Context: an optimization exercise on an open-source flow, tuned for a short achievable clock period and few clock cycles. The choices shown serve that exercise and are no tape-out recipe.
Function was checked by simulation only, so behaviour that the tests miss may differ from the original.

### design.v
module sll(
    input logic [31:0] i_data,
    input logic [4:0] amount,
    output logic [31:0] o_data
);
    logic [31:0] temp;
    always_comb begin
    case (amount)
        5'd0:  temp = i_data[31:0];
        5'd1:  temp = {i_data[30:0],1'b0};
        5'd2:  temp = {i_data[29:0],2'b0};
        5'd3:  temp = {i_data[28:0],3'b0};
        5'd4:  temp = {i_data[27:0],4'b0};
        5'd5:  temp = {i_data[26:0],5'b0};
        5'd6:  temp = {i_data[25:0],6'b0};
        5'd7:  temp = {i_data[24:0],7'b0};
        5'd8:  temp = {i_data[23:0],8'b0};
        5'd9:  temp = {i_data[22:0],9'b0};
        5'd10: temp = {i_data[21:0],10'b0};
        5'd11: temp = {i_data[20:0],11'b0};
        5'd12: temp = {i_data[19:0],12'b0};
        5'd13: temp = {i_data[18:0],13'b0};
        5'd14: temp = {i_data[17:0],14'b0};
        5'd15: temp = {i_data[16:0],15'b0};
        5'd16: temp = {i_data[15:0],16'b0};
        5'd17: temp = {i_data[14:0],17'b0};
        5'd18: temp = {i_data[13:0],18'b0};
        5'd19: temp = {i_data[12:0],19'b0};
        5'd20: temp = {i_data[11:0],20'b0};
        5'd21: temp = {i_data[10:0],21'b0};
        5'd22: temp = {i_data[9:0],22'b0};
        5'd23: temp = {i_data[8:0],23'b0};
        5'd24: temp = {i_data[7:0],24'b0};
        5'd25: temp = {i_data[6:0],25'b0};
        5'd26: temp = {i_data[5:0],26'b0};
        5'd27: temp = {i_data[4:0],27'b0};
        5'd28: temp = {i_data[3:0],28'b0};
        5'd29: temp = {i_data[2:0],29'b0};
        5'd30: temp = {i_data[1:0],30'b0};
        5'd31: temp = {i_data[0],31'b0};
        default: temp = 32'b0;
    endcase
    end
    assign o_data = temp;
endmodule
module srl(
    input logic [31:0] i_data, 
    input logic [4:0] amount,  
    output logic [31:0] o_data
);
    logic [31:0] temp;
    always_comb begin
	case (amount)
	    5'd0: temp = i_data[31:0];
	    5'd1: temp = {1'd0,i_data[31:1]};
	    5'd2: temp = {2'd0,i_data[31:2]};
	    5'd3: temp = {3'd0,i_data[31:3]};
	    5'd4: temp = {4'd0,i_data[31:4]};
	    5'd5: temp = {5'd0,i_data[31:5]};
	    5'd6: temp = {6'd0,i_data[31:6]};
	    5'd7: temp = {7'd0,i_data[31:7]};
	    5'd8: temp = {8'd0,i_data[31:8]};
	    5'd9: temp = {9'd0,i_data[31:9]};
	    5'd10: temp = {10'd0,i_data[31:10]};
	    5'd11: temp = {11'd0,i_data[31:11]};
	    5'd12: temp = {12'd0,i_data[31:12]};
	    5'd13: temp = {13'd0,i_data[31:13]};
	    5'd14: temp = {14'd0,i_data[31:14]};
	    5'd15: temp = {15'd0,i_data[31:15]};
	    5'd16: temp = {16'd0,i_data[31:16]};
	    5'd17: temp = {17'd0,i_data[31:17]};
	    5'd18: temp = {18'd0,i_data[31:18]};
	    5'd19: temp = {19'd0,i_data[31:19]};
	    5'd20: temp = {20'd0,i_data[31:20]};
	    5'd21: temp = {21'd0,i_data[31:21]};
	    5'd22: temp = {22'd0,i_data[31:22]};
	    5'd23: temp = {23'd0,i_data[31:23]};
	    5'd24: temp = {24'd0,i_data[31:24]};
	    5'd25: temp = {25'd0,i_data[31:25]};
	    5'd26: temp = {26'd0,i_data[31:26]};
	    5'd27: temp = {27'd0,i_data[31:27]};
	    5'd28: temp = {28'd0,i_data[31:28]};
	    5'd29: temp = {29'd0,i_data[31:29]};
	    5'd30: temp = {30'd0,i_data[31:30]};
	    5'd31: temp = {31'd0,i_data[31]};
	    default: temp = 32'b0;
	endcase
    end
    assign o_data = temp;
endmodule    
module sra(
    input logic [31:0] i_data, 
    input logic [4:0] amount,  
    output logic [31:0] o_data
);
    logic [31:0] temp;
    always_comb begin
        case (amount)
            5'd0:  temp = i_data[31:0];
            5'd1:  temp = { {1{i_data[31]}}, i_data[31:1] };
            5'd2:  temp = { {2{i_data[31]}}, i_data[31:2] };
            5'd3:  temp = { {3{i_data[31]}}, i_data[31:3] };
            5'd4:  temp = { {4{i_data[31]}}, i_data[31:4] };
            5'd5:  temp = { {5{i_data[31]}}, i_data[31:5] };
            5'd6:  temp = { {6{i_data[31]}}, i_data[31:6] };
            5'd7:  temp = { {7{i_data[31]}}, i_data[31:7] };
            5'd8:  temp = { {8{i_data[31]}}, i_data[31:8] };
            5'd9:  temp = { {9{i_data[31]}}, i_data[31:9] };
            5'd10: temp = { {10{i_data[31]}}, i_data[31:10] };
            5'd11: temp = { {11{i_data[31]}}, i_data[31:11] };
            5'd12: temp = { {12{i_data[31]}}, i_data[31:12] };
            5'd13: temp = { {13{i_data[31]}}, i_data[31:13] };
            5'd14: temp = { {14{i_data[31]}}, i_data[31:14] };
            5'd15: temp = { {15{i_data[31]}}, i_data[31:15] };
            5'd16: temp = { {16{i_data[31]}}, i_data[31:16] };
            5'd17: temp = { {17{i_data[31]}}, i_data[31:17] };
            5'd18: temp = { {18{i_data[31]}}, i_data[31:18] };
            5'd19: temp = { {19{i_data[31]}}, i_data[31:19] };
            5'd20: temp = { {20{i_data[31]}}, i_data[31:20] };
            5'd21: temp = { {21{i_data[31]}}, i_data[31:21] };
            5'd22: temp = { {22{i_data[31]}}, i_data[31:22] };
            5'd23: temp = { {23{i_data[31]}}, i_data[31:23] };
            5'd24: temp = { {24{i_data[31]}}, i_data[31:24] };
            5'd25: temp = { {25{i_data[31]}}, i_data[31:25] };
            5'd26: temp = { {26{i_data[31]}}, i_data[31:26] };
            5'd27: temp = { {27{i_data[31]}}, i_data[31:27] };
            5'd28: temp = { {28{i_data[31]}}, i_data[31:28] };
            5'd29: temp = { {29{i_data[31]}}, i_data[31:29] };
            5'd30: temp = { {30{i_data[31]}}, i_data[31:30] };
            5'd31: temp = { {31{i_data[31]}}, i_data[31] };
            default: temp = {32{i_data[31]}};
        endcase
    end
    assign o_data = temp;
endmodule
module alu(
    input logic [31:0] i_operand_a,
    input logic [31:0] i_operand_b,
    input logic [3:0] i_alu_op,
    output logic [31:0] o_alu_data
);
    logic [31:0] sub_data;
    logic [31:0] sll_data;
    logic [31:0] srl_data;
    logic [31:0] sra_data;
    logic [32:0] carry_flag, i_operand_a_33bit, i_operand_b_33bit;
    sll SLLdut(.i_data (i_operand_a),.amount (i_operand_b[4:0]),.o_data(sll_data));
    srl SRLdut(.i_data (i_operand_a),.amount (i_operand_b[4:0]),.o_data(srl_data));
    sra SRAdut(.i_data (i_operand_a),.amount (i_operand_b[4:0]),.o_data(sra_data));
    assign sub_data =  i_operand_a[31:0] + ~(i_operand_b[31:0]) + 1'b1;
    assign i_operand_a_33bit = {1'b0, i_operand_a};
    assign i_operand_b_33bit = {1'b0, i_operand_b};
    assign carry_flag = (i_operand_a_33bit + ~i_operand_b_33bit + 1'b1);  
    always_comb begin 
        case (i_alu_op)
            4'b0000: o_alu_data = i_operand_a + i_operand_b;  
            4'b1000: o_alu_data = sub_data;                   
            4'b0010: if (i_operand_a[31] ^ i_operand_b[31]) o_alu_data = i_operand_a[31] ? 1 : 0;   
                    else o_alu_data = sub_data[31];  
            4'b0011: o_alu_data = carry_flag[32] ? 1'b1 : 1'b0;   
            4'b0100: o_alu_data = i_operand_a ^ i_operand_b;  
            4'b0110: o_alu_data = i_operand_a | i_operand_b;   
            4'b0111: o_alu_data = i_operand_a & i_operand_b;  
            4'b0001: o_alu_data = sll_data;                   
            4'b0101: o_alu_data = srl_data;                   
            4'b1101: o_alu_data = sra_data;                   
			4'b1111: o_alu_data = i_operand_b;
            default: o_alu_data = 32'b0;                 
        endcase    
    end
endmodule
module brc(
    input logic [31:0] i_rs1_data,
    input logic [31:0] i_rs2_data,
    input logic i_br_un,
    output logic o_br_less,
    output logic o_br_equal
);
    logic [32:0] carryflag, rs1_33bit, rs2_33bit;
    logic [31:0] result_sub;
    assign result_sub = (i_rs1_data[31:0] + ~i_rs2_data[31:0] + 1'b1);  
    assign rs1_33bit = {1'b0, i_rs1_data};
    assign rs2_33bit = {1'b0, i_rs2_data};
    assign carryflag = (rs1_33bit + ~rs2_33bit + 1'b1);  
    always_comb begin 
        if (i_br_un) begin  
            if (i_rs1_data[31] ^ i_rs2_data[31]) o_br_less = i_rs1_data[31] ? 1 : 0;   
            else o_br_less = result_sub[31];  
            if (i_rs1_data == i_rs2_data) o_br_equal = 1'b1; else o_br_equal = 1'b0;  
        end
        else begin  
            o_br_less = carryflag[32];
            if(i_rs1_data == i_rs2_data) o_br_equal = 1'b1; else o_br_equal = 1'b0;   
        end
    end
endmodule
module ctrl_unit(input [31:0] i_instr,
                input flush_ID,
                output o_rd_wren,
                output o_br_un,
                output o_opa_sel,
                output o_opb_sel,
                output [3:0] o_alu_op,
                output o_lsu_wren,
                output [1:0] o_wb_sel,
                output [2:0] o_ld_en,
                output o_insn_vld);
    logic insn_vld_r;
    logic rd_wren_r;
    logic br_un_r;
    logic opa_sel_r;
    logic opb_sel_r;
    logic [3:0] alu_op_r;
    logic lsu_wren_r;
    logic [1:0] wb_sel_r;
  	logic [6:0] opcode;
  	logic [2:0] funct3;
  	logic [6:0] funct7;
    assign opcode = i_instr[6:0];      
    assign funct3 = i_instr[14:12];    
    assign funct7 = i_instr[31:25];    
    assign o_rd_wren = rd_wren_r;
    assign o_br_un = br_un_r;
    assign o_opa_sel = opa_sel_r;
    assign o_opb_sel = opb_sel_r;
    assign o_alu_op = alu_op_r;
    assign o_lsu_wren = lsu_wren_r;
    assign o_wb_sel = wb_sel_r;
    assign o_insn_vld = insn_vld_r;
    assign o_ld_en = i_instr[14:12];   
    always @(*) begin
        rd_wren_r = 1'b0;
        br_un_r = 1'b0;
        opa_sel_r = 1'b0;
        opb_sel_r = 1'b0;
        alu_op_r = 4'b0;
        lsu_wren_r = 1'b0;
        wb_sel_r = 2'b0;
        insn_vld_r = 1'b0;
        case (opcode)
            7'b0000011: begin
                rd_wren_r = 1'b1;
                alu_op_r = 4'b0000;
                lsu_wren_r = 1'b0;
                wb_sel_r = 2'b0;
                opb_sel_r = 1'b1;
                opa_sel_r = 1'b0;
                insn_vld_r = flush_ID ? 1'b1 : 1'b0;
            end
            7'b0100011: begin
                rd_wren_r = 1'b0;
                opb_sel_r = 1'b1;
                opa_sel_r = 1'b0;
                alu_op_r = 4'b0000;
                lsu_wren_r = 1'b1;
                insn_vld_r = flush_ID ? 1'b1 : 1'b0;
            end
            7'b1100011: begin
                rd_wren_r = 1'b0;
                opb_sel_r = 1'b1;
                opa_sel_r = 1'b1;
                alu_op_r = 4'b0000;
                lsu_wren_r = 1'b0;
                br_un_r = ((funct3 == 3'b110)||(funct3 == 3'b111))? 1'b0:1'b1;
                insn_vld_r = flush_ID ? 1'b1 : 1'b0;
            end
            7'b1101111: begin
                rd_wren_r = 1'b1;
                opb_sel_r = 1'b1;
                opa_sel_r = 1'b1;
                alu_op_r = 4'b0000;
                lsu_wren_r = 1'b0;
                wb_sel_r = 2'b10;
                insn_vld_r = flush_ID ? 1'b1 : 1'b0;
            end
            7'b1100111: begin
                rd_wren_r = 1'b1;
                opb_sel_r = 1'b1;
                opa_sel_r = 1'b0;
                alu_op_r = 4'b0000;
                lsu_wren_r = 1'b0;
                wb_sel_r = 2'b10;
                insn_vld_r = flush_ID ? 1'b1 : 1'b0;
            end
            7'b0110111: begin
                rd_wren_r = 1'b1;
                opb_sel_r = 1'b1;
                alu_op_r = 4'b1111;
                lsu_wren_r = 1'b0;
                wb_sel_r = 2'b01;
                insn_vld_r = flush_ID ? 1'b1 : 1'b0;
            end
            7'b0010111: begin
                rd_wren_r = 1'b1;
                opb_sel_r = 1'b1;
                opa_sel_r = 1'b1;
                alu_op_r = 4'b0000;
                lsu_wren_r = 1'b0;
                wb_sel_r = 2'b01;
                insn_vld_r = flush_ID ? 1'b1 : 1'b0;
            end
            7'b0010011: begin
                if (!(({funct7,funct3} == 10'h1)||
                ({funct7,funct3} == 10'h5)||
                ({funct7,funct3} == 10'b0100000101)||
                (funct3 == 3'b000)||
                (funct3 == 3'b010)||
                (funct3 == 3'b011)||
                (funct3 == 3'b100)||
                (funct3 == 3'b110)||
                (funct3 == 3'b111))) begin
                  rd_wren_r = 1'b0;
                  opa_sel_r = 1'b0;
                  opb_sel_r = 1'b0;
                  alu_op_r = 4'b0;
                  lsu_wren_r = 1'b0;
                  wb_sel_r = 2'b0;
                  insn_vld_r = 1'b0;
                end
                else begin
                  rd_wren_r = 1'b1;
                  opa_sel_r = 1'b0;
                  opb_sel_r = 1'b1;
              	  alu_op_r = ((funct3 == 3'b101)||(funct3 == 3'b001))? {funct7[5],funct3}:{1'b0,funct3}; 
                  lsu_wren_r = 1'b0;
                  wb_sel_r = 2'b01;
                  insn_vld_r = flush_ID ? 1'b1 : 1'b0;
                end
            end
            7'b0110011: begin
              if (!(({funct7,funct3} == 10'h0)||
              ({funct7,funct3} == 10'b0100000000)||
              ({funct7,funct3} == 10'b0000000001)||
              ({funct7,funct3} == 10'b0000000010)||
              ({funct7,funct3} == 10'b0000000011)||
              ({funct7,funct3} == 10'b0000000100)||
              ({funct7,funct3} == 10'b0000000101)||
              ({funct7,funct3} == 10'b0100000101)||
              ({funct7,funct3} == 10'b0000000110)||
              ({funct7,funct3} == 10'b0000000111))) begin
                  rd_wren_r = 1'b0;
                  opa_sel_r = 1'b0;
                  opb_sel_r = 1'b0;
                  alu_op_r = 4'b0;
                  lsu_wren_r = 1'b0;
                  wb_sel_r = 2'b0;
                  insn_vld_r = 1'b0;
                end
                else begin
                  rd_wren_r = 1'b1;
                  opa_sel_r = 1'b0;
                  opb_sel_r = 1'b0;
              	  alu_op_r = {funct7[5],funct3};
                  lsu_wren_r = 1'b0;
                  wb_sel_r = 2'b01;
                  insn_vld_r = flush_ID ? 1'b1 : 1'b0;
                end
            end
            default: begin
                rd_wren_r = 1'b0;
                br_un_r = 1'b0;
                opa_sel_r = 1'b0;
                opb_sel_r = 1'b0;
                alu_op_r = 4'b0;
                lsu_wren_r = 1'b0;
                wb_sel_r = 2'b0;
                insn_vld_r = 1'b0;
            end
        endcase
    end
endmodule
module immgen(
    input logic [31:0] i_instr,
    output logic [31:0] o_immgen
);
    always_comb begin 
        case(i_instr[6:0])
            7'b0110111, 7'b0010111: o_immgen = {i_instr[31:12], 12'b0};  
            7'b1101111: begin 
                if (i_instr[31]) o_immgen = {11'h7FF, i_instr[31], i_instr[19:12], i_instr[20], i_instr[30:21], 1'b0};  
                else o_immgen = {11'h0, i_instr[31], i_instr[19:12], i_instr[20], i_instr[30:21], 1'b0};   
            end
            7'b1100011: begin   
                if (i_instr[31]) o_immgen = {19'h7FFFF, i_instr[31], i_instr[7], i_instr[30:25], i_instr[11:8], 1'b0};  
                else o_immgen = {19'h0, i_instr[31], i_instr[7], i_instr[30:25], i_instr[11:8], 1'b0};
            end
            7'b1100111, 7'b0000011: begin   
                if (i_instr[31]) o_immgen = {20'hFFFFF, i_instr[31:20]};
                else o_immgen = {20'h0, i_instr[31:20]};
            end
            7'b0100011: begin   
                if (i_instr[31]) o_immgen = {20'hFFFFF, i_instr[31:25], i_instr[11:7]};
                else o_immgen = {20'h0, i_instr[31:25], i_instr[11:7]};
            end
            7'b0010011: begin  
                if (i_instr[14:12] == 3'b001 || i_instr[14:12] == 3'b101) begin
                    o_immgen = {27'h0, i_instr[24:20]}; 
                end 
                else begin
                    if (i_instr[31]) o_immgen = {20'hFFFFF, i_instr[31:20]};
                    else o_immgen = {20'h0, i_instr[31:20]};
                end
            end
            default: o_immgen = 32'b0;
        endcase
    end
endmodule
module pc_ctrl_taken(input i_br_less,
                     input i_br_equal,
                     input i_br_un,
                     input [6:0] opcode,
                     input [2:0] funct3,
                     output o_pc_sel
                     );
   assign o_pc_sel = (((opcode == 7'b1100011)&&(funct3 == 3'b000)&&i_br_equal)||
                     ((opcode == 7'b1100011)&&(funct3 == 3'b001)&&!i_br_equal)||
                     ((opcode == 7'b1100011)&&(funct3 == 3'b100)&&i_br_un&&i_br_less)||
                     ((opcode == 7'b1100011)&&(funct3 == 3'b110)&&!i_br_un&&i_br_less)||
                     ((opcode == 7'b1100011)&&(funct3 == 3'b101)&&i_br_un&&!i_br_less)||
                     ((opcode == 7'b1100011)&&(funct3 == 3'b111)&&!i_br_un&&!i_br_less)||
                     ((opcode == 7'b1101111)||(opcode == 7'b1100111)))? 1'b1 : 1'b0;
endmodule
module hazard_unit(input i_pc_sel,
                  input ex_rd_wren,
                  input mem_rd_wren,
                  input wb_rd_wren,
                  input [4:0] ex_rd_addr,
                  input [4:0] mem_rd_addr,
                  input [4:0] wb_rd_addr,
                  input [4:0] id_rs1_addr,
                  input [4:0] id_rs2_addr,
                  input [6:0] id_opcode,
                  input [6:0] ex_opcode,
                  input [6:0] mem_opcode,
                  output logic stall_ID,
                  output logic stall_EX,
                  output logic stall_MEM,
                  output logic stall_WB,
                  output logic pc_enable,     
                  output logic flush_ID,
                  output logic flush_EX,
                  output logic flush_MEM,
                  output logic flush_WB
                  );
   logic hazard_1, hazard_2;
   logic id_rs2, ex_load, mem_load;
   assign id_rs2 = (id_opcode == 7'b0110011)||(id_opcode == 7'b1100011)||(id_opcode == 7'b0100011);
   assign ex_load = ex_opcode == 7'b0000011;
    assign mem_load = mem_opcode == 7'b0000011;
   assign hazard_1 = wb_rd_wren&(wb_rd_addr != 5'h0)&((wb_rd_addr == id_rs1_addr)|((wb_rd_addr == id_rs2_addr)&id_rs2));
    assign hazard_2 = ex_rd_wren&(ex_rd_addr != 5'h0)&ex_load          
                      &((ex_rd_addr == id_rs1_addr)|((ex_rd_addr == id_rs2_addr)&id_rs2));
    always_comb begin
        stall_ID  = 1'b1;
        stall_EX  = 1'b1;
        stall_MEM = 1'b1;
        stall_WB  = 1'b1;
        pc_enable  = 1'b1;
        flush_ID  = 1'b1;
        flush_EX  = 1'b1;
        flush_MEM = 1'b1;
        flush_WB  = 1'b1;
        if (hazard_1|hazard_2) begin
            flush_EX = 1'b0;
            stall_ID = 1'b0;
            pc_enable = i_pc_sel;
        end
        if (i_pc_sel) begin
            flush_ID = 1'b0;
            flush_EX = 1'b0;
        end
    end
endmodule
module forward_unit(input [31:0] instr_MEM, instr_WB, instr_EX,
                  input rd_wren_MEM, rd_wren_WB,
                  output [1:0] forward_ASel, forward_BSel);
   logic [4:0] wb_rd_addr, mem_rd_addr, ex_rs1_addr, ex_rs2_addr;
   assign wb_rd_addr = instr_WB[11:7];
   assign mem_rd_addr = instr_MEM[11:7];
   assign ex_rs1_addr = instr_EX[19:15];
   assign ex_rs2_addr = instr_EX[24:20];
   assign forward_ASel = (rd_wren_MEM&&(mem_rd_addr != 5'b0)&&(mem_rd_addr == ex_rs1_addr))? 2'b01 : 
   (rd_wren_WB&&(wb_rd_addr != 5'b0)&&(wb_rd_addr == ex_rs1_addr))? 2'b10 : 2'b00;
   assign forward_BSel = (rd_wren_MEM&&(mem_rd_addr != 5'b0)&&(mem_rd_addr == ex_rs2_addr))? 2'b01 : 
   (rd_wren_WB&&(wb_rd_addr != 5'b0)&&(wb_rd_addr == ex_rs2_addr))? 2'b10 : 2'b00;
endmodule
module regfile(
    input logic i_clk,
    input logic i_rst,
    input logic i_rd_wren,
    input logic [4:0] i_rs1_addr,
    input logic [4:0] i_rs2_addr,
    input logic [4:0] i_rd_addr,
    input logic [31:0] i_rd_data,
    output logic [31:0] o_rs1_data,
    output logic [31:0] o_rs2_data
);
    logic [31:0] reg_addr [0:31] ;
    always_comb begin  
        if (i_rs1_addr == 5'b0) o_rs1_data = 32'b0;
        else o_rs1_data = reg_addr[i_rs1_addr]; 
        if (i_rs2_addr == 5'b0) o_rs2_data = 32'b0;
        else o_rs2_data = reg_addr[i_rs2_addr];
    end
    always_ff @(posedge i_clk, posedge i_rst) begin  
        if (i_rst) begin
            reg_addr[0] <= 32'd0; 
            reg_addr[1] <= 32'd0; 
            reg_addr[2] <= 32'd0; 
            reg_addr[3] <= 32'd0; 
            reg_addr[4] <= 32'd0; 
            reg_addr[5] <= 32'd0; 
            reg_addr[6] <= 32'd0; 
            reg_addr[7] <= 32'd0; 
            reg_addr[8] <= 32'd0; 
            reg_addr[9] <= 32'd0; 
            reg_addr[10] <= 32'd0; 
            reg_addr[11] <= 32'd0; 
            reg_addr[12] <= 32'd0; 
            reg_addr[13] <= 32'd0; 
            reg_addr[14] <= 32'd0; 
            reg_addr[15] <= 32'd0; 
            reg_addr[16] <= 32'd0; 
            reg_addr[17] <= 32'd0; 
            reg_addr[18] <= 32'd0; 
            reg_addr[19] <= 32'd0; 
            reg_addr[20] <= 32'd0; 
            reg_addr[21] <= 32'd0; 
            reg_addr[22] <= 32'd0; 
            reg_addr[23] <= 32'd0; 
            reg_addr[24] <= 32'd0; 
            reg_addr[25] <= 32'd0; 
            reg_addr[26] <= 32'd0; 
            reg_addr[27] <= 32'd0; 
            reg_addr[28] <= 32'd0; 
            reg_addr[29] <= 32'd0; 
            reg_addr[30] <= 32'd0; 
            reg_addr[31] <= 32'd0;
        end
        else if ((i_rd_wren == 1) && (i_rd_addr != 5'b0)) reg_addr[i_rd_addr] <= i_rd_data;
        else reg_addr[i_rd_addr] <= reg_addr[i_rd_addr];
    end
endmodule
module PC (
    input logic i_clk,
    input logic in_rst,
    input pc_enable,
    input logic [31:0] nxt_pc,
    output logic [31:0] pc
);
    logic [31:0] pc_r;
    assign pc = pc_r;
    always_ff @(posedge i_clk or negedge in_rst) begin
        if (!in_rst) pc_r <= 32'h0;
        else if (pc_enable) pc_r <= nxt_pc;
        else pc_r <= pc_r;
    end
endmodule
module IF_ID(input i_clk,
            input i_arst_n,
            input i_rst_n,
            input enable,
            input [31:0] pc_IF,
            input [31:0] instr_IF,
            output logic [31:0] pc_ID,
            output logic [31:0] instr_ID,
            output logic vld_ID);
   always_ff @(posedge i_clk or negedge i_arst_n) begin
      if (!i_arst_n) begin
         pc_ID <= 32'h0;
         instr_ID <= 32'h00000013;
         vld_ID <= 1'b0;
      end
      else if (!i_rst_n) begin
         pc_ID <= 32'h0;
         instr_ID <= 32'h00000013;
         vld_ID <= 1'b0;
      end
      else if (enable) begin
         pc_ID <= pc_IF;
         instr_ID <= instr_IF;
         vld_ID <= 1'b1;
      end
   end
endmodule
module ID_EX(input i_clk,
            input i_arst_n,
            input i_rst_n,
            input enable,
            input i_insn_vld,
            input [31:0] i_pc,
            input [31:0] i_instr,
            input i_rd_wren,
            input [2:0] i_ld_en,
            input i_opa_sel, i_opb_sel,
            input i_lsu_wren,
            input [3:0] i_alu_op,
            input i_br_un,
            input [1:0] i_wb_sel,
            input [31:0] i_rs1_data, i_rs2_data,
            output logic o_insn_vld,
            output logic [31:0] o_pc,
            output logic [31:0] o_instr,
            output logic o_rd_wren,
            output logic [2:0] o_ld_en,
            output logic o_opa_sel, o_opb_sel,
            output logic o_lsu_wren,
            output logic [3:0] o_alu_op,
            output logic o_br_un,
            output logic [1:0] o_wb_sel,
            output logic [31:0] o_rs1_data, o_rs2_data
            );
   always_ff @(posedge i_clk or negedge i_arst_n) begin
      if (!i_arst_n) begin
         o_pc <= 32'b0;     
         o_instr <= 32'h00000013;    
         o_rd_wren <= 1'b0;
         o_ld_en <= 3'b0;
         o_opa_sel <= 1'b0;
         o_opb_sel <= 1'b0;
         o_lsu_wren <= 1'b0;
         o_alu_op <= 4'h0;
         o_br_un <= 1'b0;
         o_insn_vld <= 1'b0;
         o_wb_sel <= 2'b0;
         o_rs1_data <= 32'h0;
         o_rs2_data <= 32'h0;
      end
      else if (!i_rst_n) begin
         o_pc <= 32'b0;     
         o_instr <= 32'h00000013;    
         o_rd_wren <= 1'b0;
         o_ld_en <= 3'b0;
         o_opa_sel <= 1'b0;
         o_opb_sel <= 1'b0;
         o_lsu_wren <= 1'b0;
         o_alu_op <= 4'h0;
         o_br_un <= 1'b0;
         o_insn_vld <= 1'b0;
         o_wb_sel <= 2'b0;
         o_rs1_data <= 32'h0;
         o_rs2_data <= 32'h0;
      end
      else if (enable) begin
         o_pc <= i_pc;
         o_instr <= i_instr;    
         o_rd_wren <= i_rd_wren;
         o_ld_en <= i_ld_en;
         o_opa_sel <= i_opa_sel;
         o_opb_sel <= i_opb_sel;
         o_lsu_wren <= i_lsu_wren;
         o_alu_op <= i_alu_op;
         o_br_un <= i_br_un;
         o_insn_vld <= i_insn_vld;
         o_wb_sel <= i_wb_sel;
         o_rs1_data <= i_rs1_data;
         o_rs2_data <= i_rs2_data;
      end
   end
endmodule
module EX_MEM(input i_clk,
            input i_arst_n,
            input i_rst_n,
            input enable,
            input i_insn_vld,
            input [31:0] i_pc,
            input [31:0] i_rs2_data,
            input [31:0] i_instr,
            input [2:0] i_ld_en,
            input i_lsu_wren,
            input i_rd_wren,
            input [1:0] i_wb_sel,
            input [31:0] i_alu_data,
            output logic o_insn_vld,
            output logic [31:0] o_pc,
            output logic [31:0] o_rs2_data,
            output logic [31:0] o_instr,
            output logic [2:0] o_ld_en,
            output logic o_rd_wren,
            output logic o_lsu_wren,
            output logic [1:0] o_wb_sel,
            output logic [31:0] o_alu_data
            );
   always_ff @(posedge i_clk or negedge i_arst_n) begin
      if (!i_arst_n) begin
         o_pc <= 32'b0;
         o_rs2_data <= 32'b0;
         o_instr <= 32'h00000013;    
         o_ld_en <= 3'b0;
         o_lsu_wren <= 1'b0;
         o_rd_wren <= 1'b0;
         o_insn_vld <= 1'b0;
         o_wb_sel <= 2'b0;
         o_alu_data <= 32'h0;
      end
      else if (!i_rst_n) begin
         o_pc <= 32'b0;
         o_rs2_data <= 32'b0;
         o_instr <= 32'h00000013;    
         o_ld_en <= 3'b0;
         o_lsu_wren <= 1'b0;
         o_rd_wren <= 1'b0;
         o_insn_vld <= 1'b0;
         o_wb_sel <= 2'b0;
         o_alu_data <= 32'h0;
      end
      else if (enable) begin
         o_pc <= i_pc;
         o_rs2_data <= i_rs2_data;
         o_instr <= i_instr;    
         o_ld_en <= i_ld_en;
         o_rd_wren <= i_rd_wren;
         o_lsu_wren <= i_lsu_wren;
         o_insn_vld <= i_insn_vld;
         o_wb_sel <= i_wb_sel;
         o_alu_data <= i_alu_data;
      end
   end
endmodule
module MEM_WB(input i_clk,
            input i_arst_n,
            input i_rst_n,
            input enable,
            input [31:0] i_pc,
            input [31:0] i_instr,
            input i_insn_vld,
            input i_rd_wren,
            input [31:0] i_ld_data,
            input [1:0] i_wb_sel,
            input [31:0] i_alu_data,
            output logic [31:0] o_pc,
            output logic [31:0] o_instr,
            output logic o_insn_vld,
            output logic o_rd_wren,
            output logic [31:0] o_ld_data,
            output logic [1:0] o_wb_sel,
            output logic [31:0] o_alu_data
            );
   always_ff @(posedge i_clk or negedge i_arst_n) begin
      if (!i_arst_n) begin
         o_pc <= 32'b0;
         o_instr <= 32'h00000013;    
         o_wb_sel <= 2'b0;
         o_insn_vld <= 1'b0;
         o_ld_data <= 32'h0;
         o_rd_wren <= 1'b0;
         o_alu_data <= 32'h0;
      end
      else if (!i_rst_n) begin
         o_pc <= 32'b0;
         o_instr <= 32'h00000013;    
         o_wb_sel <= 2'b0;
         o_insn_vld <= 1'b0;
         o_ld_data <= 32'h0;
         o_rd_wren <= 1'b0;
         o_alu_data <= 32'h0;
      end
      else if (enable) begin
         o_pc <= i_pc;
         o_instr <= i_instr;    
         o_insn_vld <= i_insn_vld;
         o_rd_wren <= i_rd_wren;
         o_wb_sel <= i_wb_sel;
         o_ld_data <= i_ld_data;
         o_alu_data <= i_alu_data;
      end
   end
endmodule
module lsu(
    input logic i_clk,
    input logic i_rst,
    input logic i_lsu_wren,
    input logic [31:0] i_lsu_addr,
    input logic [31:0] i_st_data,
    input logic [31:0] i_io_sw,
    input logic [3:0] i_io_btn,
   input logic [2:0] i_ld_en,
    output logic [31:0] o_ld_data,
    output logic [31:0] o_io_lcd,
    output logic [31:0] o_io_ledg,
    output logic [31:0] o_io_ledr,
    output logic [6:0] o_io_hex0,
    output logic [6:0] o_io_hex1,
    output logic [6:0] o_io_hex2,
    output logic [6:0] o_io_hex3,
    output logic [6:0] o_io_hex4,
    output logic [6:0] o_io_hex5,
    output logic [6:0] o_io_hex6,
    output logic [6:0] o_io_hex7,
    output logic [31:0] o_dmem_addr,
    output logic [31:0] o_dmem_wdata,
    output logic [3:0] o_dmem_wstrb,
    output logic o_dmem_we,
    input logic [31:0] i_dmem_rdata
);
	logic [3:0] byte_en;
	logic [3:0][7:0] datadmem, dataoutbuf, datainbuf, temp;
	logic [3:0][7:0] indata;
	logic [3:0][7:0] dmem_word;
	logic [1:0] addrsel; 
  parameter LW = 3'b010;
  parameter LB = 3'b000;
  parameter LBU = 3'b100;
  parameter LH = 3'b001;
  parameter LHU = 3'b101;
	localparam inputbuf = 2'b10;
	localparam outputbuf = 2'b01;
	localparam DMEM = 2'b00;
	always_comb 
	begin 
    case(i_lsu_addr[15:12])
        4'b0111: 
            if (i_lsu_addr[11:8] == 4'b1000)  
                addrsel = inputbuf;
            else if (i_lsu_addr[11:8] == 4'b0000 && i_lsu_addr[7:6] == 2'b00) 
                addrsel = outputbuf;
            else
                addrsel = DMEM;
         4'b0010, 4'b0011: 
            addrsel = DMEM;
        default: 
            addrsel = DMEM;
    endcase 
	end
    always_comb
      case(addrsel)
        inputbuf:
            o_ld_data = datainbuf;
        outputbuf:
            o_ld_data = dataoutbuf;
        DMEM:
            o_ld_data = datadmem;
        default:
            o_ld_data = datadmem; 
      endcase
      always_comb begin 
        case(i_ld_en)
            LB, LBU: begin
                byte_en = 4'b0001;
            end
            LH, LHU: begin
                byte_en = 4'b0011;
            end
            LW: byte_en = 4'b1111;
            default: byte_en = 4'b1111;
        endcase
    end
    assign indata = i_io_sw;
    always_comb
      begin 
        if(!i_lsu_wren && (addrsel == inputbuf)) begin
          case (i_ld_en)
            LB: datainbuf = {{24{indata[0][7]}},indata[0]};
            LBU: datainbuf = {24'b0,indata[0]};
            LH: datainbuf = {{16{indata[1][7]}},indata[1:0]};
            LHU: datainbuf = {16'b0,indata[1:0]};
            LW: datainbuf  = indata;  
            default: datainbuf = indata;
          endcase
        end
        else datainbuf = 32'b0;
      end
    logic [7:0] out_data [64];
    logic [6:0] ob_base;
    assign ob_base = {1'b0, i_lsu_addr[5:0]};
      always_ff @(posedge i_clk or posedge i_rst)
        if (i_rst) begin
          for (int k = 0; k < 64; k++) out_data[k] <= 8'h0;
        end
        else if((addrsel == outputbuf) & i_lsu_wren)
          begin
            for (int k = 0; k < 64; k++) begin
              if ((ob_base == 7'(k)) && byte_en[0]) out_data[k] <= i_st_data[7:0];
              if ((ob_base + 7'd1 == 7'(k)) && byte_en[1]) out_data[k] <= i_st_data[15:8];
              if ((ob_base + 7'd2 == 7'(k)) && byte_en[2]) out_data[k] <= i_st_data[23:16];
              if ((ob_base + 7'd3 == 7'(k)) && byte_en[3]) out_data[k] <= i_st_data[31:24];
            end
          end
    function automatic logic [7:0] ob_rd(input logic [6:0] idx);
      ob_rd = 8'h0;
      for (int k = 0; k < 64; k++)
        if (idx == 7'(k)) ob_rd = out_data[k];
    endfunction
    always_comb
      begin
        temp = {ob_rd(ob_base + 7'd3), ob_rd(ob_base + 7'd2), ob_rd(ob_base + 7'd1), ob_rd(ob_base)};  
        if(!i_lsu_wren&&(addrsel==outputbuf)) begin
            case (i_ld_en)
              LB: dataoutbuf = {{24{temp[0][7]}},temp[0]};
              LBU: dataoutbuf = {24'b0,temp[0]};
              LH: dataoutbuf = {{16{temp[1][7]}},temp[1:0]};
              LHU: dataoutbuf = {16'b0,temp[1:0]};
              LW: dataoutbuf = temp;
              default: dataoutbuf = 32'b0;
            endcase
        end
        else dataoutbuf = 32'b0;
      end
      assign o_io_ledr = {out_data[3],out_data[2],out_data[1],out_data[0]};
        assign o_io_ledg = {out_data[19],out_data[18],out_data[17],out_data[16]};
        assign o_io_hex0 = out_data[32][6:0];
        assign o_io_hex1 = out_data[33][6:0];
        assign o_io_hex2 = out_data[34][6:0];
        assign o_io_hex3 = out_data[35][6:0];
        assign o_io_hex4 = out_data[36][6:0];
        assign o_io_hex5 = out_data[37][6:0];
        assign o_io_hex6 = out_data[38][6:0];
        assign o_io_hex7 = out_data[39][6:0];
        assign o_io_lcd = {out_data[51],out_data[50],out_data[49],out_data[48]};
  assign o_dmem_addr = i_lsu_addr;
  assign o_dmem_wdata = i_st_data;
  assign o_dmem_wstrb = byte_en;
  assign o_dmem_we = (addrsel == DMEM) & i_lsu_wren;
  assign dmem_word = i_dmem_rdata;
        always_comb begin
        if(!i_lsu_wren&&(addrsel==DMEM)) begin
          case (i_ld_en)
              LB: datadmem = {{24{dmem_word[0][7]}},dmem_word[0]};
              LBU: datadmem = {24'b0,dmem_word[0]};
              LH: datadmem = {{16{dmem_word[1][7]}},dmem_word[1:0]};
              LHU: datadmem = {16'b0,dmem_word[1:0]};
              LW: datadmem = dmem_word;
              default: datadmem = 32'h0;
          endcase
        end
        else datadmem = 32'b0;
			end
endmodule: lsu
module pipelined(input i_clk,
                  input i_rst_n,
                  output [31:0] o_pc_debug,
                  output o_insn_vld,
                  output o_mispred,
                  output [31:0] o_io_ledr,
                  output [31:0] o_io_ledg,
                  output [6:0] o_io_hex0, o_io_hex1, o_io_hex2, o_io_hex3, o_io_hex4, o_io_hex5, o_io_hex6, o_io_hex7,
                  output [31:0] o_io_lcd,
                  input [31:0] i_io_sw,
                  input [3:0] i_io_btn,
                  output [31:0] o_imem_addr,
                  input [31:0] i_imem_data,
                  output [31:0] o_dmem_addr,
                  output [31:0] o_dmem_wdata,
                  output [3:0] o_dmem_wstrb,
                  output o_dmem_we,
                  input [31:0] i_dmem_rdata);
   logic [31:0] imm_data;      
   bit pc_sel;               
   logic [31:0] pc_debug;
   logic pc_enable;
   logic [31:0] pc_IF, pc_ID, pc_EX, pc_MEM, pc_WB;
   logic [31:0] instr_IF, instr_ID, instr_EX, instr_MEM, instr_WB;
   logic [31:0] ld_data_WB, alu_data_WB;
      logic insn_vld_WB, rd_wren_WB;
logic [31:0] wb_data_WB;
      logic [31:0] nxt_pc;
       logic rd_wren_ID, br_un_ID, opa_sel_ID, opb_sel_ID, lsu_wren_ID;
      logic [3:0] alu_op_ID;
      logic [1:0] wb_sel_ID;
      logic [2:0] ld_en_ID;
      logic insn_vld_ID, insn_vld_dec, vld_ID;
      assign insn_vld_ID = insn_vld_dec & vld_ID;
      logic [31:0] rs1_data_ID, rs2_data_ID;
      logic stall_ID, flush_ID;
      logic flush_EX, stall_EX, insn_vld_EX;
      logic rd_wren_EX, opa_sel_EX, opb_sel_EX, lsu_wren_EX, br_un_EX;
      logic [31:0] alu_data_EX;
      logic [3:0] alu_op_EX;
      logic [31:0] rs1_data_EX, rs2_data_EX;
      logic [2:0] ld_en_EX;
      logic [1:0] wb_sel_EX;
      logic [31:0] operand_a, operand_b;
      logic flush_MEM, stall_MEM; 
      logic [31:0] alu_data_MEM, rs2_data_MEM;
      logic [2:0] ld_en_MEM;
      logic rd_wren_MEM, lsu_wren_MEM;
      logic [1:0] wb_sel_MEM;
      logic [31:0] ld_data_MEM;
      logic [1:0] wb_sel_WB;
      logic flush_WB, stall_WB;
      logic [31:0] rs1_data_WB, rs2_data_WB;
      logic temp_insn_vld;
      logic [1:0] forward_ASel, forward_BSel;
      logic br_less, br_equal, insn_vld_MEM;
   assign o_mispred = 1'b1;    
   assign nxt_pc = pc_sel? alu_data_EX : pc_IF + 4;        
   PC PC(.i_clk(i_clk),
         .in_rst(i_rst_n),
         .pc_enable(pc_enable),
         .nxt_pc(nxt_pc),     
         .pc(pc_IF)
         );           
   assign o_imem_addr = pc_IF;
   assign instr_IF = i_imem_data;
   IF_ID IF_ID(.i_clk(i_clk),
            .i_arst_n(i_rst_n),
         .i_rst_n(flush_ID),
         .enable(stall_ID),
         .pc_IF(pc_IF),
         .instr_IF(instr_IF),
         .pc_ID(pc_ID),
         .instr_ID(instr_ID),
         .vld_ID(vld_ID));
      ctrl_unit ctrl_unit(.i_instr(instr_ID),
                .flush_ID(flush_ID),
                .o_rd_wren(rd_wren_ID),
                .o_br_un(br_un_ID),
                .o_opa_sel(opa_sel_ID),
                .o_opb_sel(opb_sel_ID),
                .o_alu_op(alu_op_ID),
                .o_lsu_wren(lsu_wren_ID),
                .o_wb_sel(wb_sel_ID),
                .o_ld_en(ld_en_ID),
                .o_insn_vld(insn_vld_dec));
   regfile regfile(.i_clk(i_clk),
                  .i_rst(!i_rst_n),
                  .i_rd_wren(rd_wren_WB),       
                  .i_rs1_addr(instr_ID[19:15]),
                  .i_rs2_addr(instr_ID[24:20]),
                  .i_rd_addr(instr_WB[11:7]),
                  .i_rd_data(wb_data_WB),
                  .o_rs1_data(rs1_data_ID),
                  .o_rs2_data(rs2_data_ID));
ID_EX ID_EX(.i_clk(i_clk),
            .i_arst_n(i_rst_n),
            .i_rst_n(flush_EX),
            .enable(stall_EX),
            .i_insn_vld(insn_vld_ID),
            .i_pc(pc_ID),
            .i_instr(instr_ID),
            .i_rd_wren(rd_wren_ID),
            .i_ld_en(ld_en_ID),
            .i_opa_sel(opa_sel_ID),
            .i_opb_sel(opb_sel_ID),
            .i_lsu_wren(lsu_wren_ID),
            .i_alu_op(alu_op_ID),
            .i_br_un(br_un_ID),
            .i_wb_sel(wb_sel_ID),
            .i_rs1_data(rs1_data_ID),
            .i_rs2_data(rs2_data_ID),
            .o_insn_vld(insn_vld_EX),
            .o_pc(pc_EX),
            .o_instr(instr_EX),
            .o_rd_wren(rd_wren_EX),
            .o_ld_en(ld_en_EX),
            .o_opa_sel(opa_sel_EX),
            .o_opb_sel(opb_sel_EX),
            .o_lsu_wren(lsu_wren_EX),
            .o_alu_op(alu_op_EX),
            .o_br_un(br_un_EX),
            .o_wb_sel(wb_sel_EX),
            .o_rs1_data(rs1_data_EX),
            .o_rs2_data(rs2_data_EX)
            );
      immgen immgen(.i_instr(instr_EX),
                  .o_immgen(imm_data));
      brc brc(.i_rs1_data(rs1_data_WB),
            .i_rs2_data(rs2_data_WB),
            .i_br_un(br_un_EX),           
            .o_br_less(br_less),       
            .o_br_equal(br_equal));
      assign operand_a = opa_sel_EX? pc_EX : rs1_data_WB;
      assign operand_b = opb_sel_EX? imm_data : rs2_data_WB;
      alu alu(.i_operand_a(operand_a),
            .i_operand_b(operand_b),
            .i_alu_op(alu_op_EX),   
            .o_alu_data(alu_data_EX));
      pc_ctrl_taken pc_ctrl_taken(.i_br_less(br_less),
                                    .i_br_equal(br_equal),
                                    .i_br_un(br_un_EX),
                                    .opcode(instr_EX[6:0]),
                                    .funct3(instr_EX[14:12]),
                                    .o_pc_sel(pc_sel)
                                    );    
      EX_MEM EX_MEM(.i_clk(i_clk),
            .i_arst_n(i_rst_n),
            .i_rst_n(flush_MEM),
            .enable(stall_MEM),
            .i_insn_vld(insn_vld_EX),
            .i_pc(pc_EX),
            .i_rs2_data(rs2_data_WB),
            .i_instr(instr_EX),
            .i_ld_en(ld_en_EX),
            .i_lsu_wren(lsu_wren_EX),
            .i_rd_wren(rd_wren_EX),
            .i_wb_sel(wb_sel_EX),
            .i_alu_data(alu_data_EX),
            .o_insn_vld(insn_vld_MEM),
            .o_pc(pc_MEM),
            .o_rs2_data(rs2_data_MEM),
            .o_instr(instr_MEM),
            .o_ld_en(ld_en_MEM),
            .o_rd_wren(rd_wren_MEM),
            .o_lsu_wren(lsu_wren_MEM),
            .o_wb_sel(wb_sel_MEM),
            .o_alu_data(alu_data_MEM)
            );
      lsu lsu(.i_clk(i_clk),
            .i_rst(!i_rst_n),
            .i_lsu_addr(alu_data_MEM),
            .i_st_data(rs2_data_MEM),
            .i_lsu_wren(lsu_wren_MEM),     
            .i_io_sw(i_io_sw),
            .i_io_btn(i_io_btn),
            .i_ld_en(ld_en_MEM),   
            .o_ld_data(ld_data_MEM),
            .o_io_ledr(o_io_ledr),
            .o_io_ledg(o_io_ledg),
            .o_io_hex0(o_io_hex0),
            .o_io_hex1(o_io_hex1),
            .o_io_hex2(o_io_hex2),
            .o_io_hex3(o_io_hex3),
            .o_io_hex4(o_io_hex4),
            .o_io_hex5(o_io_hex5),
            .o_io_hex6(o_io_hex6),
            .o_io_hex7(o_io_hex7),
            .o_io_lcd(o_io_lcd),
            .o_dmem_addr(o_dmem_addr),
            .o_dmem_wdata(o_dmem_wdata),
            .o_dmem_wstrb(o_dmem_wstrb),
            .o_dmem_we(o_dmem_we),
            .i_dmem_rdata(i_dmem_rdata)
            );
      MEM_WB MEM_WB(.i_clk(i_clk),
            .i_arst_n(i_rst_n),
            .i_rst_n(flush_WB),
            .enable(stall_WB),
            .i_pc(pc_MEM),
            .i_instr(instr_MEM),
            .i_insn_vld(insn_vld_MEM),
            .i_rd_wren(rd_wren_MEM),
            .i_ld_data(ld_data_MEM),
            .i_wb_sel(wb_sel_MEM),
            .i_alu_data(alu_data_MEM),
            .o_pc(pc_WB),
            .o_instr(instr_WB),
            .o_insn_vld(insn_vld_WB),
            .o_rd_wren(rd_wren_WB),
            .o_ld_data(ld_data_WB),
            .o_wb_sel(wb_sel_WB),
            .o_alu_data(alu_data_WB)
            );
      assign wb_data_WB = (wb_sel_WB == 2'b00)? ld_data_WB : (wb_sel_WB == 2'b01)? alu_data_WB : pc_WB+32'h4;
      hazard_unit HU(.i_pc_sel(pc_sel),
                  .ex_rd_wren(rd_wren_EX),
                  .mem_rd_wren(rd_wren_MEM),
                  .wb_rd_wren(rd_wren_WB),
                  .ex_rd_addr(instr_EX[11:7]),
                  .mem_rd_addr(instr_MEM[11:7]),
                  .wb_rd_addr(instr_WB[11:7]),
                  .id_rs1_addr(instr_ID[19:15]),
                  .id_rs2_addr(instr_ID[24:20]),
                  .id_opcode(instr_ID[6:0]),
                  .ex_opcode(instr_EX[6:0]),
                  .mem_opcode(instr_MEM[6:0]),
                  .stall_ID(stall_ID),
                  .stall_EX(stall_EX),
                  .stall_MEM(stall_MEM),
                  .stall_WB(stall_WB),
                  .pc_enable(pc_enable),     
                  .flush_ID(flush_ID),
                  .flush_EX(flush_EX),
                  .flush_MEM(flush_MEM),
                  .flush_WB(flush_WB)
                  );
      forward_unit FU(.instr_MEM(instr_MEM),
                        .instr_WB(instr_WB),
                        .instr_EX(instr_EX),
                        .rd_wren_MEM(rd_wren_MEM),
                        .rd_wren_WB(rd_wren_WB),
                        .forward_ASel(forward_ASel),
                        .forward_BSel(forward_BSel));
      assign rs1_data_WB = (forward_ASel == 2'b01)? alu_data_MEM :
                              (forward_ASel == 2'b10)? wb_data_WB : rs1_data_EX;
      assign rs2_data_WB = (forward_BSel == 2'b01)? alu_data_MEM :
                              (forward_BSel == 2'b10)? wb_data_WB : rs2_data_EX;
      always @(posedge i_clk, negedge i_rst_n) begin
      if (!i_rst_n) begin
         pc_debug <= 32'b0;
         temp_insn_vld <= 1'b0;
      end
      else begin
         pc_debug <= pc_EX;
         temp_insn_vld <= insn_vld_EX;
      end
   end
   assign o_pc_debug = pc_debug;
      assign o_insn_vld = temp_insn_vld;
endmodule
### run.sh
#!/bin/bash
# synth_recipe.tcl (not shown) runs the flow's synth.tcl, then flattens the netlist and writes it again
# the make line also repeats each setting of config.mk as NAME=value (left out here)
make -C /OpenROAD-flow-scripts/flow DESIGN_CONFIG=/design/flow/config.mk WORK_HOME=/design/flow/orfs CLKGATE_MAP_FILE= SYNTH_SCRIPT=/design/flow/synth_recipe.tcl finish
### config.mk
export PLATFORM = sky130hd
export DESIGN_NAME = pipelined
export DESIGN_NICKNAME = pipelined
export VERILOG_FILES = /design/flow/design.v
export SDC_FILE = /design/flow/constraint.sdc
export NUM_CORES = 8
export LEC_CHECK = 0
export CAP_MARGIN = 20
export CORE_MARGIN = 2
export CORE_UTILIZATION = 20
export PLACE_DENSITY = 0.35
export SLEW_MARGIN = 20
### constraint.sdc
create_clock -name core_clock -period 10.0 [get_ports {i_clk}]
set_input_delay 2.0000 -clock core_clock [delete_from_list [all_inputs] [get_ports {i_clk}]]
set_output_delay 2.0000 -clock core_clock [all_outputs]
set_load 0.01 [all_outputs]
met1.png
(1 px per µm)
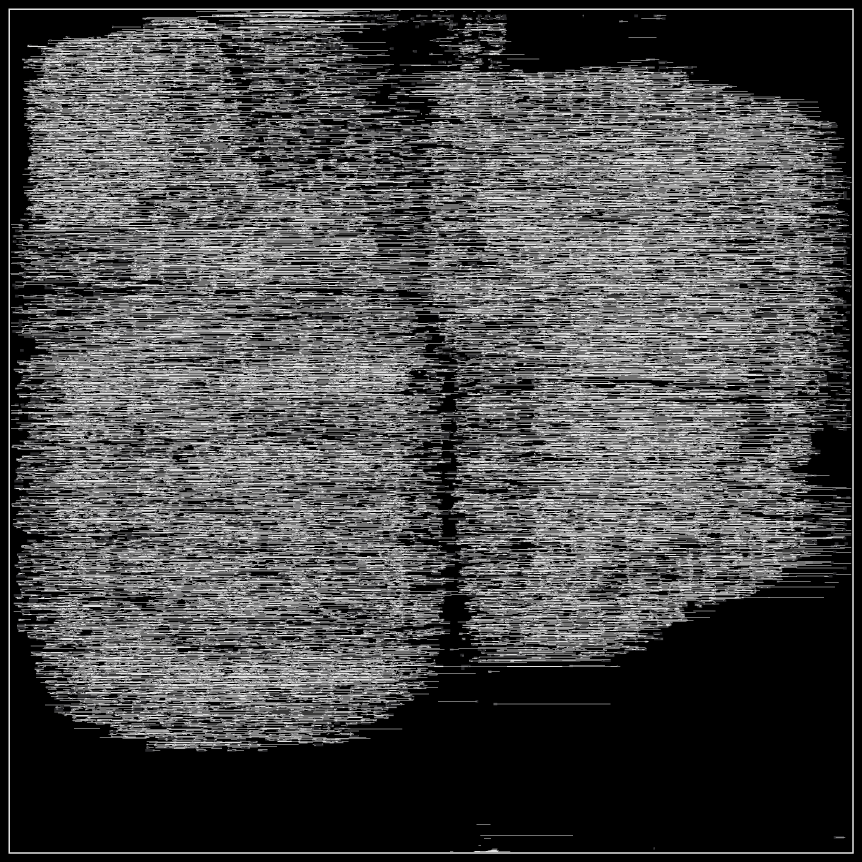
longest straight run: 207 µm
main direction: horizontal

met2.png
(1 px per µm)
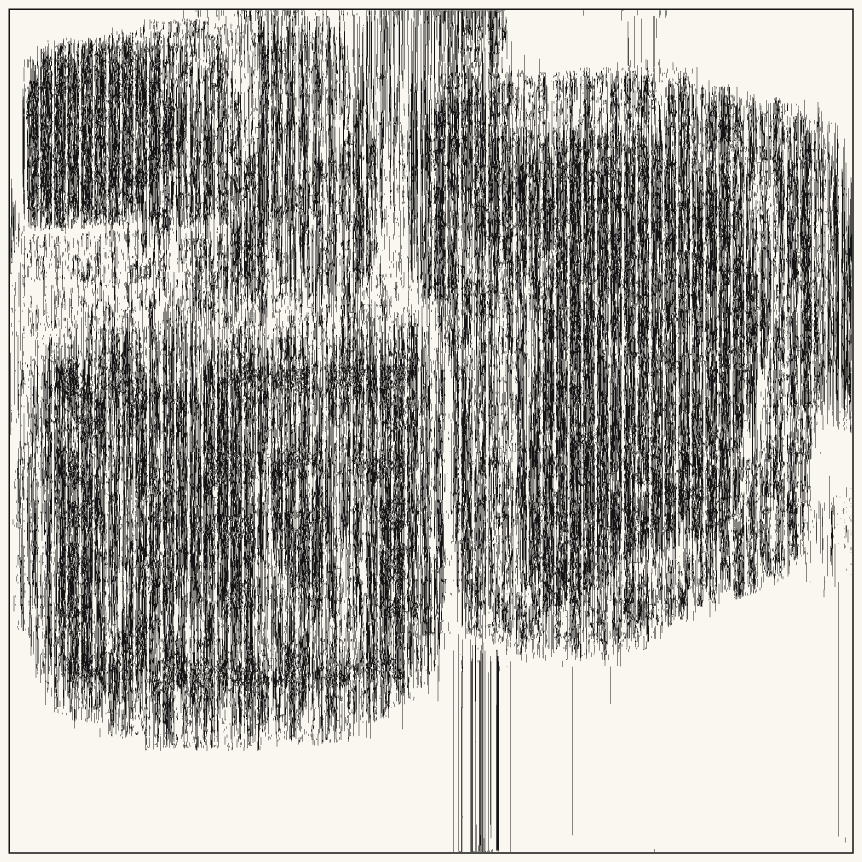
nets with wire on the layer: 13,687
share of all routed wire: 41%
wire length on this layer: 517 mm
main direction: vertical

==> flow_summary_export.csv <==
group,metric,value,unit
sta,worst_slew_margin_rel,0.0801,
grt,gr-usage-met2,0.490,
clock_network,ctsHtreeMaxLevel,5,
setup_path,dominant_delay_contributor_by_cell_family_on_the_critical_path,"compound AO/OA/AOI/OAI gates",
finish,inverters,188,
drt,initialDrtViolationCount,31100,
setup_path,startpoint_type,"flip-flop",
power_and_ir_drop,power.density_cell_area,224,nW/µm²
finish,drive_above_1_share,0.105,
synth,async_reset_ff_frac,1.00,
grt,grt.met1_usage,0.428,
worst_hold_path,timing.hold.worst_endpoint,"EX_MEM.o_wb_sel[1]",
clock_network,cts_inserted_buffers,266,
sta,grt_setup_unrepaired,"false",
sta,setup_viol,0,
placed_design,postPlaceCellArea,159000,µm²
clock_network,numClockSinks,1986,
drt,wl_met3,135000,µm
drt,met2_length,517000,µm
synth,yosys_most_used_dff,"dfrtp_1",
clock_network,clk_root_buffer_cell,"clkbuf_16",
setup_path,worst_ep_arrival_time,9.63,ns
sta,totalNegativeSetupSlack,0,ns
power_and_ir_drop,clock_power_share,0.270,
synth,post_synth_fa_ha_maj_area_fraction,0.0126,
power_and_ir_drop,power_sequential,11.7,mW
synth,synth-compound-area-share,0.298,
finish,multiInputGateArea,85300,µm²
clock_network,post-cts-setup-buffer-count,0,
sta,timing_max_transition_violations_final,0,
outcome,status,"no timing/DRC/antenna violations",
clock_network,clk_pin_slew,0.06,ns
finish,area.share.sequential,0.296,
setup_path,end_kind,"flip-flop",
drt,dr.max_layer_used,"met5",
sta,final.hold.worst_slack,0.371,ns
placed_design,dp_cells,27100,
synth,synthTopCellsByArea,"dfrtp_1 (35%), nand2_1 (10%), mux2i_1 (5.6%), a22oi_1 (5.0%), a21oi_1 (4.7%)",
placed_design,place.port_buffers,382,
setup_path,timing.critical_path.fanout_max,19,
drt,route.layer.met1.wl,498000,µm
sta,min_period,8.77,ns
grt,grt_remaining_overflow,0,
clock_network,clk_path_buf_depth,4,
Testbench counts, summed over its fixed seeds: cycles 113,532.
met3.png
(1 px per µm)
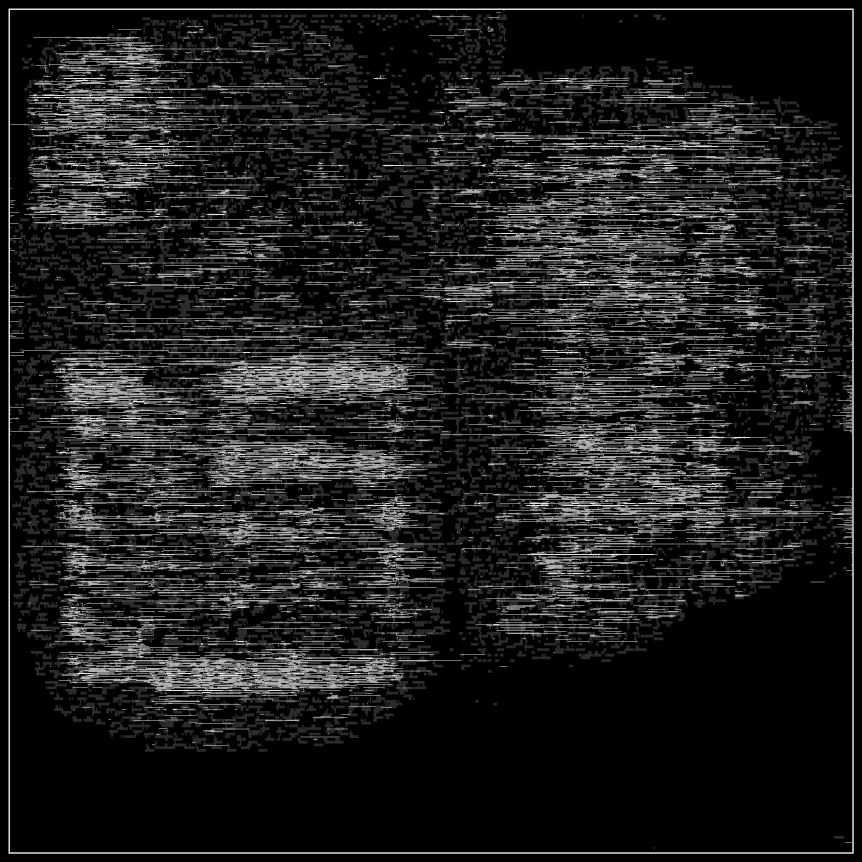
wire length on this layer: 135 mm
share of all routed wire: 11%
nets with wire on the layer: 3,270
main direction: horizontal
via count: 175,000
Global Route met3 Usage: 0.100

met4.png
(1 px per µm)
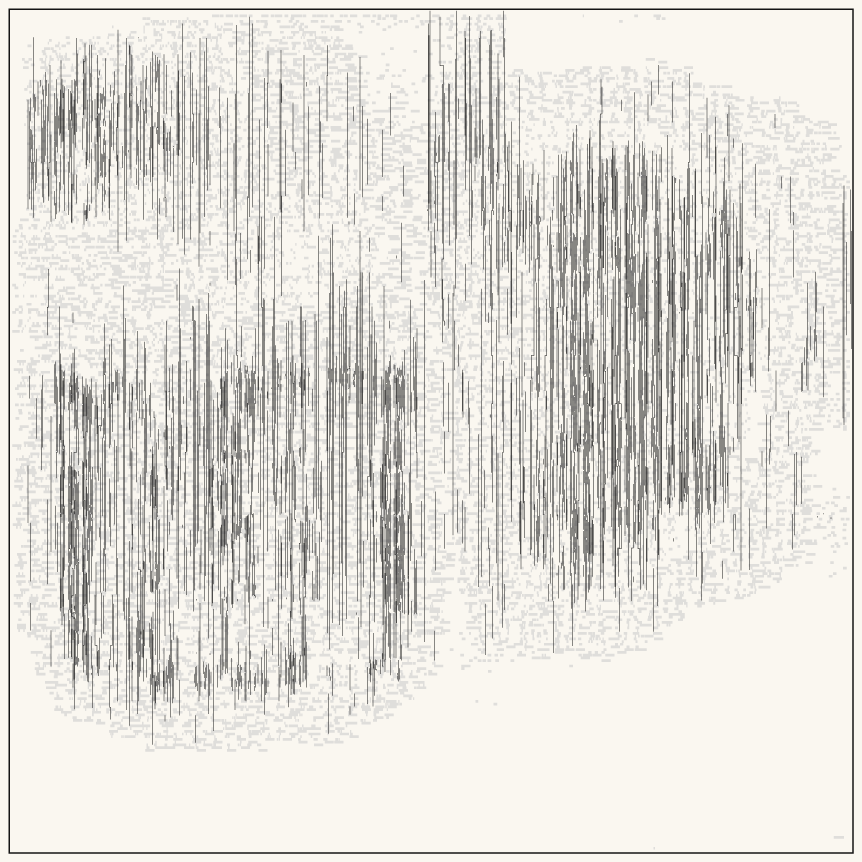
share of all routed wire: 9.0%
wire length on this layer: 114 mm
longest straight run: 399 µm

==> worst max path at each step <==
| stage | start | end |
|---|---|---|
| 2_1_floorplan | EX_MEM.o_alu_data[1] | IF_ID.instr_ID[21] |
| 3_3_place_gp | MEM_WB.o_pc[7] | PC.pc_r[0] |
| 3_5_place_dp | MEM_WB.o_pc[7] | PC.pc_r[0] |
| 4_1_cts | MEM_WB.o_pc[7] | PC.pc_r[0] |
| 5_1_grt | MEM_WB.o_pc[7] | ID_EX.o_rs1_data[29] |
| 6_report | MEM_WB.o_instr[7] | PC.pc_r[0] |
==> synthesized netlist by cell type (all sizes together), types with 50 or more instances <==
library cell	number
nand2	3766
dfrtp	1980
nor2	1544
clkbuf	1397
a21oi	1311
o21ai	1200
a22oi	937
mux2i	789
a221oi	553
nand3	522
a22o	435
nor3	412
a211oi	353
nand4	321
buf	306
o22ai	289
a31oi	215
inv	178
ha	135
o211ai	132
a222oi	125
and3	109
nor4	104
o221ai	78
xnor2	74
a2111oi	70
nor2b	50
o2111ai	50

## static timing again, ports no longer ideal
The results above use ideal ports. As a check the final layout listed here was re-extracted and re-timed, cells and wires unchanged.
Step 1 (the two cells are an assumption about what drives the block):
set clk [get_ports {i_clk}]
set_driving_cell -lib_cell sky130_fd_sc_hd__clkbuf_16 $clk
set_driving_cell -lib_cell sky130_fd_sc_hd__buf_2 [delete_from_list [all_inputs] $clk]
Step 2 times the ports against the registers' clock, not the clock port: input delays grow and output delays shrink by t, the midpoint of the rising clock arrivals with the driver on.
Three values: ideal ports, drivers, drivers and shift; two values: the first two.
shift t [ns]: 1.158
setup slack, ns: 1.232 / 1.232 / 1.232
hold WS [ns]: 0.371 / 0.371 / 0.371
clock arrival spread, ns: 0.127 / 0.128
After both steps this run still meets setup and hold. The setup slack of this run moves by 0.000 ns with the drivers and by 0.000 ns with both steps.
